Context: an optimization exercise on an open-source flow, tuned for small area. The choices shown serve that exercise and are no tape-out recipe. In this exercise RTL edits were held to simulation tests only and were not proved equivalent to the original. Power is estimated from default activity; no workload was simulated.

===== flow/config.mk =====
export PLATFORM = sky130hd
export DESIGN_NAME = apb_slave_wrapper
export DESIGN_NICKNAME = apb_slave_wrapper
export VERILOG_FILES = /design/flow/design.v
export SDC_FILE = /design/flow/constraint.sdc
export NUM_CORES = 8
export LEC_CHECK = 0
export CAP_MARGIN = 40
export CORE_MARGIN = 2
export CORE_UTILIZATION = 40
export SLEW_MARGIN = 40
export SYNTH_MEMORY_MAX_BITS = 32768

===== flow/constraint.sdc =====
create_clock -name core_clock -period 10.0 [get_ports {PCLK}]
set_input_delay 2.0000 -clock core_clock [delete_from_list [all_inputs] [get_ports {PCLK}]]
set_output_delay 2.0000 -clock core_clock [all_outputs]
set_load 0.01 [all_outputs]

===== flow/design.v =====
module apb_slave #(
  parameter DATA_WIDTH = 32,
  parameter ADDR_WIDTH = 8
  )
  (
  input                         PCLK,
  input                         PRESETn,
  input      [ADDR_WIDTH-1:0]   PADDR,
  input                         PSEL,
  input                         PENABLE,
  input                         PWRITE,
  input      [DATA_WIDTH-1:0]   PWDATA,
  input      [DATA_WIDTH/8-1:0] PSTRB,
  output                        PREADY,
  output     [DATA_WIDTH-1:0]   PRDATA,
  output                        SLVERROR,
  output                        wr,
  output                        rd,
  output     [ADDR_WIDTH-1:0]   addr,
  output     [DATA_WIDTH-1:0]   wdata,
  output     [DATA_WIDTH/8-1:0] byte_en,
  input                         wdone,
  input                         rvalid,
  input      [DATA_WIDTH-1:0]   rdata
  );
  localparam SETUP        = 3'b001;
  localparam WRITE_ACCESS = 3'b010;
  localparam READ_ACCESS  = 3'b100;
  reg [2:0] apb_slv_state;
  wire setup_phase = PSEL && !PENABLE;
  always @(posedge PCLK or negedge PRESETn) begin
    if (PRESETn == 0)
      apb_slv_state <= SETUP;
    else begin
      case (apb_slv_state)
        SETUP : begin
          if (setup_phase) begin
            if (PWRITE)
              apb_slv_state <= WRITE_ACCESS;
            else
              apb_slv_state <= READ_ACCESS;
          end
        end
        WRITE_ACCESS : begin
          if (wdone)
            apb_slv_state <= SETUP;
        end
        READ_ACCESS : begin
          if (rvalid)
            apb_slv_state <= SETUP;
        end
        default : apb_slv_state <= SETUP;
      endcase
    end
  end 
  assign wr      = (apb_slv_state == SETUP) && setup_phase &&  PWRITE;
  assign rd      = (apb_slv_state == SETUP) && setup_phase && !PWRITE;
  assign addr    = PADDR;
  assign wdata   = PWDATA;
  assign byte_en = PSTRB;
  assign PREADY   = PSEL && PENABLE &&
                    (((apb_slv_state == WRITE_ACCESS) && wdone) ||
                     ((apb_slv_state == READ_ACCESS)  && rvalid));
  assign PRDATA   = (PREADY && (apb_slv_state == READ_ACCESS)) ? rdata : {DATA_WIDTH{1'b0}};
  assign SLVERROR = 1'b0;
endmodule
module SRAM (clk,rstn,wr,rd,addr,wdata,byte_en,wdone,rvalid,rdata);
  parameter DATA_WIDTH		= 32;
  parameter ADDR_WIDTH		= 8; 
  parameter STRB_WIDTH		= DATA_WIDTH/8; 
  input							clk;
  input							rstn;
  input							wr;
  input							rd;
  input	 	 [ADDR_WIDTH-1:0]	addr;
  input	 	 [DATA_WIDTH-1:0]	wdata;
  input	 	 [STRB_WIDTH-1:0]	byte_en;
  output reg					wdone;
  output reg 					rvalid;
  output reg [DATA_WIDTH-1:0]   rdata;
  reg [DATA_WIDTH-1:0] mem_array [2**ADDR_WIDTH-1:0];
  integer i;
  always @(posedge clk or negedge rstn) begin
    if(rstn == 0) begin 
      for(i=0; i<2**ADDR_WIDTH; i=i+1) 
        mem_array[i] <= {DATA_WIDTH{1'b0}};
        rvalid <= 1'b0;
        wdone  <= 1'b0;
    end else begin 
      if(wr) begin  
        rvalid <=1'b0; 
        wdone  <=1'b1;
        for(i=0; i<STRB_WIDTH; i=i+1)
          if(byte_en[i])
            mem_array[addr][8*i +: 8] <= wdata[8*i +: 8];    
      end else if(rd) begin  
        rvalid <= 1'b1; 
        wdone  <= 1'b0;
      end else begin
        rvalid <= 1'b0;
        wdone  <= 1'b0;
      end
    end  
  end  
  always @(posedge clk)
    if(rd && !wr)
      rdata <= mem_array[addr];
endmodule : SRAM
module apb_slave_top#(
  parameter DATA_WIDTH = 32,
  parameter ADDR_WIDTH = 8
  )
  (
  input                     PCLK,
  input                     PRESETn,
  input  [ADDR_WIDTH-1:0]   PADDR,
  input                     PSEL,
  input                     PENABLE,
  input                     PWRITE,
  input  [DATA_WIDTH-1:0]   PWDATA,
  input  [DATA_WIDTH/8-1:0] PSTRB,
  output                    PREADY,
  output [DATA_WIDTH-1:0]   PRDATA,
  output                    SLVERROR
  );
  wire wr, rd;
  wire wdone, rvalid;
  wire [ADDR_WIDTH-1:0]   addr;
  wire [DATA_WIDTH-1:0]   wdata;
  wire [DATA_WIDTH/8-1:0] byte_en;
  wire [DATA_WIDTH-1:0]   rdata;
  apb_slave#(
      .DATA_WIDTH (DATA_WIDTH),
      .ADDR_WIDTH (ADDR_WIDTH)
      ) U_APB_SLAVE (
      .PCLK       (PCLK),
      .PRESETn    (PRESETn),
      .PADDR      (PADDR),
      .PSEL       (PSEL),
      .PENABLE    (PENABLE),
      .PWRITE     (PWRITE),
      .PWDATA     (PWDATA),
      .PSTRB      (PSTRB),
      .PREADY     (PREADY),
      .PRDATA     (PRDATA),
      .SLVERROR   (SLVERROR),
      .wr         (wr),
      .rd         (rd),
      .addr       (addr),
      .wdata      (wdata),
      .byte_en    (byte_en),
      .wdone      (wdone),
      .rvalid     (rvalid),
      .rdata      (rdata)
      );
  SRAM#(
      .DATA_WIDTH (DATA_WIDTH),
      .ADDR_WIDTH (ADDR_WIDTH)
      ) U_SRAM (
      .clk        (PCLK),
      .rstn       (PRESETn),
      .wr         (wr),
      .rd         (rd),
      .addr       (addr),
      .wdata      (wdata),
      .byte_en    (byte_en),
      .wdone      (wdone),
      .rvalid     (rvalid),
      .rdata      (rdata)
      );
endmodule
module apb_slave_wrapper#(
  parameter DATA_WIDTH = 32,
  parameter ADDR_WIDTH = 9,
  parameter SLV_ADDR_WIDTH = 7,
  parameter SLV_CNT    = 3
  )
  (
  input                    PCLK,
  input                    PRESETn,
  input [ADDR_WIDTH-1:0]   PADDR,
  input [SLV_CNT-1:0]      PSELx,
  input [DATA_WIDTH-1:0]   PWDATA,
  input [DATA_WIDTH/8-1:0] PSTRB,
  input                    PENABLE,
  input                    PWRITE,
  output                   PREADY,
  output [DATA_WIDTH-1:0]  PRDATA,
  output                   PSLVERROR
  );
  wire [SLV_CNT-1:0]            READY;
  wire [SLV_CNT-1:0]            SLVERROR;
  wire [SLV_CNT*DATA_WIDTH-1:0] RDATA;
  genvar i;
  generate
    for(i=0;i<SLV_CNT;i=i+1'b1) begin : SLAVE_TOP
      apb_slave_top#(
        .DATA_WIDTH (DATA_WIDTH),
        .ADDR_WIDTH (SLV_ADDR_WIDTH)
        ) U_APB_SLAVE_TOP (
        .PCLK       (PCLK),
        .PRESETn    (PRESETn),
        .PADDR      ({SLV_ADDR_WIDTH{PSELx[i]}} & PADDR[SLV_ADDR_WIDTH-1:0]),
        .PSEL       (PSELx[i]),
        .PENABLE    (PSELx[i] & PENABLE),
        .PWRITE     (PSELx[i] & PWRITE),
        .PWDATA     ({DATA_WIDTH{PSELx[i]}} & PWDATA),
        .PSTRB      ({DATA_WIDTH/8{PSELx[i]}} & PSTRB),
        .PREADY     (READY[i]),
        .PRDATA     (RDATA[i*DATA_WIDTH +: DATA_WIDTH]),
        .SLVERROR   (SLVERROR[i])
        );
    end
  endgenerate
  reg DEC_ERROR;
  wire DEC_ERROR_i;
  assign PREADY    = |READY    | DEC_ERROR;
  assign PSLVERROR = |SLVERROR | DEC_ERROR;
  always @(posedge PCLK)
    if(!PRESETn | DEC_ERROR)
      DEC_ERROR <= 1'b0;
    else
      DEC_ERROR <= DEC_ERROR_i;
  assign DEC_ERROR_i = (|PSELx) & !PENABLE & (PADDR > SLV_CNT*(2**SLV_ADDR_WIDTH)-1);
  generate
    if(SLV_CNT == 1) begin
      assign PRDATA = READY[0]? RDATA[0*DATA_WIDTH +: DATA_WIDTH] : {DATA_WIDTH{1'b0}};
    end else if(SLV_CNT == 2) begin
      assign PRDATA = READY[0]? RDATA[0*DATA_WIDTH +: DATA_WIDTH] :
                      READY[1]? RDATA[1*DATA_WIDTH +: DATA_WIDTH] : {DATA_WIDTH{1'b0}};
    end else if(SLV_CNT == 3) begin
      assign PRDATA = READY[0]? RDATA[0*DATA_WIDTH +: DATA_WIDTH] :
                      READY[1]? RDATA[1*DATA_WIDTH +: DATA_WIDTH] :
                      READY[2]? RDATA[2*DATA_WIDTH +: DATA_WIDTH] : {DATA_WIDTH{1'b0}};
    end else if(SLV_CNT == 4) begin
      assign PRDATA = READY[0]? RDATA[0*DATA_WIDTH +: DATA_WIDTH] :
                      READY[1]? RDATA[1*DATA_WIDTH +: DATA_WIDTH] :
                      READY[2]? RDATA[2*DATA_WIDTH +: DATA_WIDTH] :
                      READY[3]? RDATA[3*DATA_WIDTH +: DATA_WIDTH] : {DATA_WIDTH{1'b0}};
    end
  endgenerate
endmodule

===== flow/run.sh =====
#!/bin/bash
# synth_recipe.tcl (not shown) runs the flow's synth.tcl, then flattens the netlist and writes it again
# the make line also repeats each setting of config.mk as NAME=value (left out here)
make -C /OpenROAD-flow-scripts/flow DESIGN_CONFIG=/design/flow/config.mk WORK_HOME=/design/flow/orfs CLKGATE_MAP_FILE= SYNTH_SCRIPT=/design/flow/synth_recipe.tcl finish

==> results.txt <==
cells on worst reg2reg path=7; Placed Instances=57,900; startpoint types=primary input; Seq. pwr=50.4 mW; Sw Share=23.5%; average size of a mapped cell=13.2 sq um; register area share after synthesis=56.9%; Area growth syn-to-layout=15.1%; period utilization=78.7%; CP max stage cell=o21ai_2; total die area=1,380,000 sq um; clk buf depth=6; Adder-Cell Fraction of Synth Area=0%; Fin. Hold Viols=0; comb pwr=3.87 mW; XOR/XNOR Fraction of Synth Area=0%; worst hold stages=1; 1st-pass router iterations=11; synthesized area=547,000 sq um; worst hold margin=0.495 ns; setup TNS=0 ns; Synth top area share=56.3%; first-pass GRT wire length=3,380,000 microns; CP delay by family, top=buffers and inverters; PortBufs=85; Power Internal=81.9 mW; vias per std cell=6.72; syn nets=41,500; Pleak=302 nW; fraction of layout cells with a size suffix above 1=42.6%; largest net degree at the start of global routing=165; Post-Synth Simple-Gate Area=8.12%; TritonCTS buffer count=1,410; worst clock skew=0.160 ns; count of cell types in the netlist=74; switching pwr=25.1 mW; CP bufs+invs=4; hold buffer count at cts=0; vias in the first global route=399,000; crit path DAT=5.87 ns; Initial Util=40.1%; grt met1 use=43.4%; worst-path maximum fanout=33; leading power group=clock; initial antenna violation count=365; crit-path cells=buf_4 > nand2_1 > nor3_1 > nor4bb_4 > buf_6 > a22oi_1 > o21ai_2 > buf_4 > clkdlybuf4s50_1; status=no timing/DRC/antenna violations; Combinational Power Share=3.6%; Yosys reg bits=12,400; worst vdd ir=0.207 mV; WP depth=9; Final Util=46.1%; Sink Count=12,400; Fillers=121,000; met3 routed WL=315,000 microns; Slew @ Worst Pin=1.16 ns; ANT nets after route=0; Core Area=1,360,000 sq um; # rows=429; Compound-Gate Fraction of Synth Area=7.00%; largest family of logic cells by synthesized area=multiplexers; Setup WS pre-CTS=2.17 ns
## cell usage after synthesis, drive strengths merged (52+ instances only)
cell type  count
edfxtp        96
a221oi        71
o21ai         69
a22oi       3538
and2         150
a2111oi      504
or4          144
buf          432
and3        1532
nor2        1660
dfrtp      12300
nand2        687
and4b         52
nor3         144
a22o         230
nand3       2166
clkbuf      3033
a32oi        230
mux2       12400
nand4       1227
a222oi       102
nor4         332
## sequential cells by signal, summed over array words and instances, names as in the netlist
register                                             flops
SLAVE_TOP.U_APB_SLAVE_TOP.U_SRAM.wdone                   3
SLAVE_TOP.U_APB_SLAVE_TOP.U_SRAM.rdata                  96
DEC_ERROR                                                1
SLAVE_TOP.U_APB_SLAVE_TOP.U_SRAM.mem_array           12288
SLAVE_TOP.U_APB_SLAVE_TOP.U_APB_SLAVE.apb_slv_state      9
SLAVE_TOP.U_APB_SLAVE_TOP.U_SRAM.rvalid                  3
## cell type report
cell class                 count  area (sq um)  share of cell area (%)
inverter                      13          48.8                 0.00776
clock buffer                2042         41200                    6.55
timing repair buffer        1873         19000                    3.02
tap                        18100         22600                    3.60
multi-input combinational  25600        230000                    36.5
clock inverter               420          4880                   0.776
antenna                      349           873                   0.139
sequential                 12400        311000                    49.4
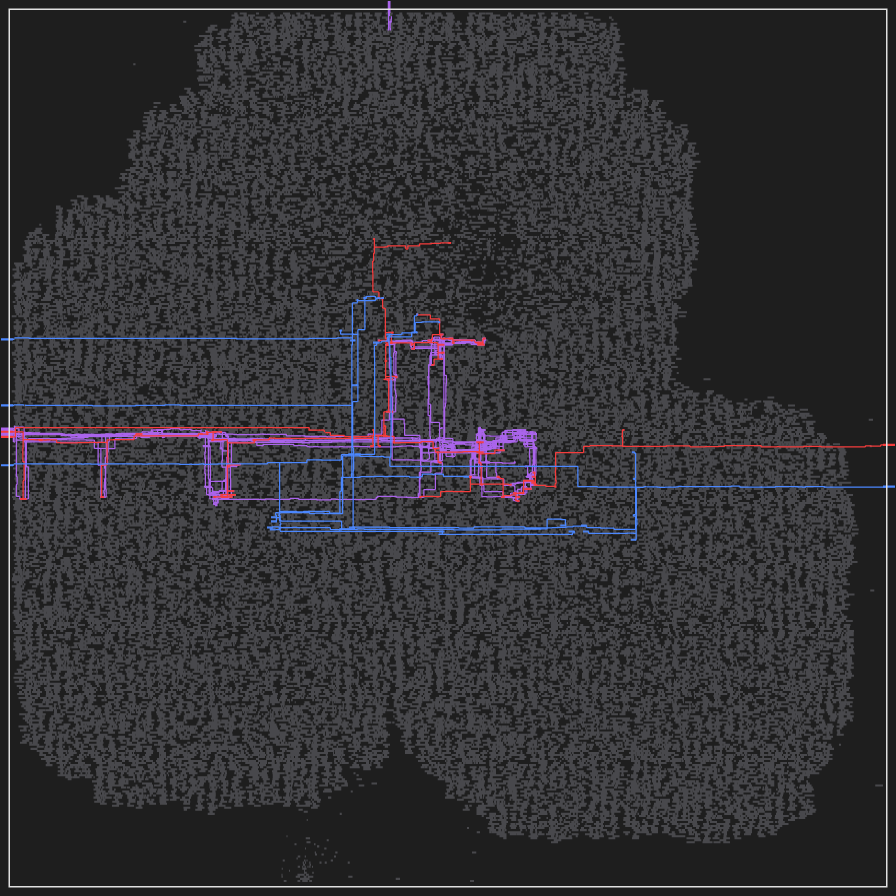
*Nets reached from selected ports*
| colour | port | bits | direction | end cells | buffers | wire |
|---|---|---|---|---|---|---|
| purple | PADDR | 9 | input | 169 | 20 | 12,100 microns |
| blue | PSTRB | 4 | input | 29 | 8 | 5,590 microns |
| red | PSELx | 3 | input | 88 | 4 | 3,350 microns |

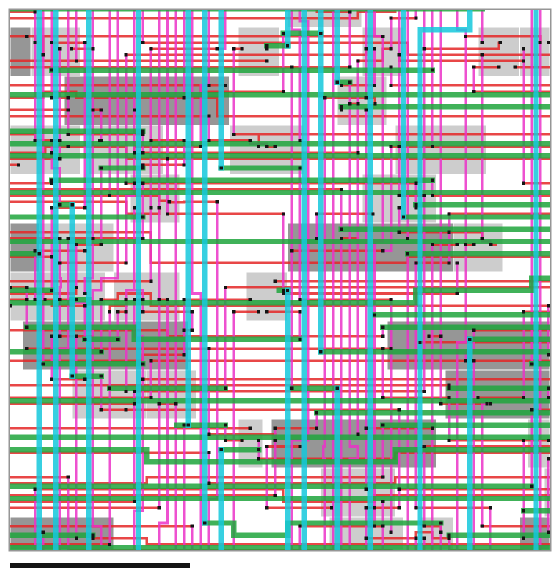
*Zoomed window*
Scale bar: 10 microns. Window x 572 to 602, y 806 to 836 microns. Cells in grey, sequential cells in the stronger grey; small squares are vias.
| colour | layer |
|---|---|
| red | M1 |
| magenta | M2 |
| green | M3 |
| cyan | M4 |
netlist names of flops here include: SLAVE_TOP.U_APB_SLAVE_TOP.U_SRAM.mem_array (5), SLAVE_TOP.U_APB_SLAVE_TOP.U_SRAM.rdata (2)
sequential cells in the window: 7
cells with their middle in the window: 32
most frequent: mux2_2 (7), a22oi_1 (6), dfrtp_1 (5)

-- afterwards: timing with drivers on the ports --
The results above use ideal ports. As a check the final layout listed here was re-extracted and re-timed, cells and wires unchanged. Step 1 sets driving cells, clkbuf_16 on the clock port and buf_2 on the other inputs (assumed; they add their load-dependent delay and slew). Step 2 times the ports against the registers' clock, not the clock port: input delays grow and output delays shrink by t, the midpoint of the rising clock arrivals with the driver on. Slacks: ideal / step 1 / step 2; pairs: ideal / step 1.
t, ns: 1.498
setup slack, ns: 2.131 / 2.095 / 1.950
hold WS [ns]: 0.495 / 0.495 / 0.495
worst register clock-pin slew, ns: 0.07 / 0.07
After both steps this run still meets setup and hold. For this run, drivers alone change the setup slack by -0.036 ns; drivers and shift together by -0.181 ns.
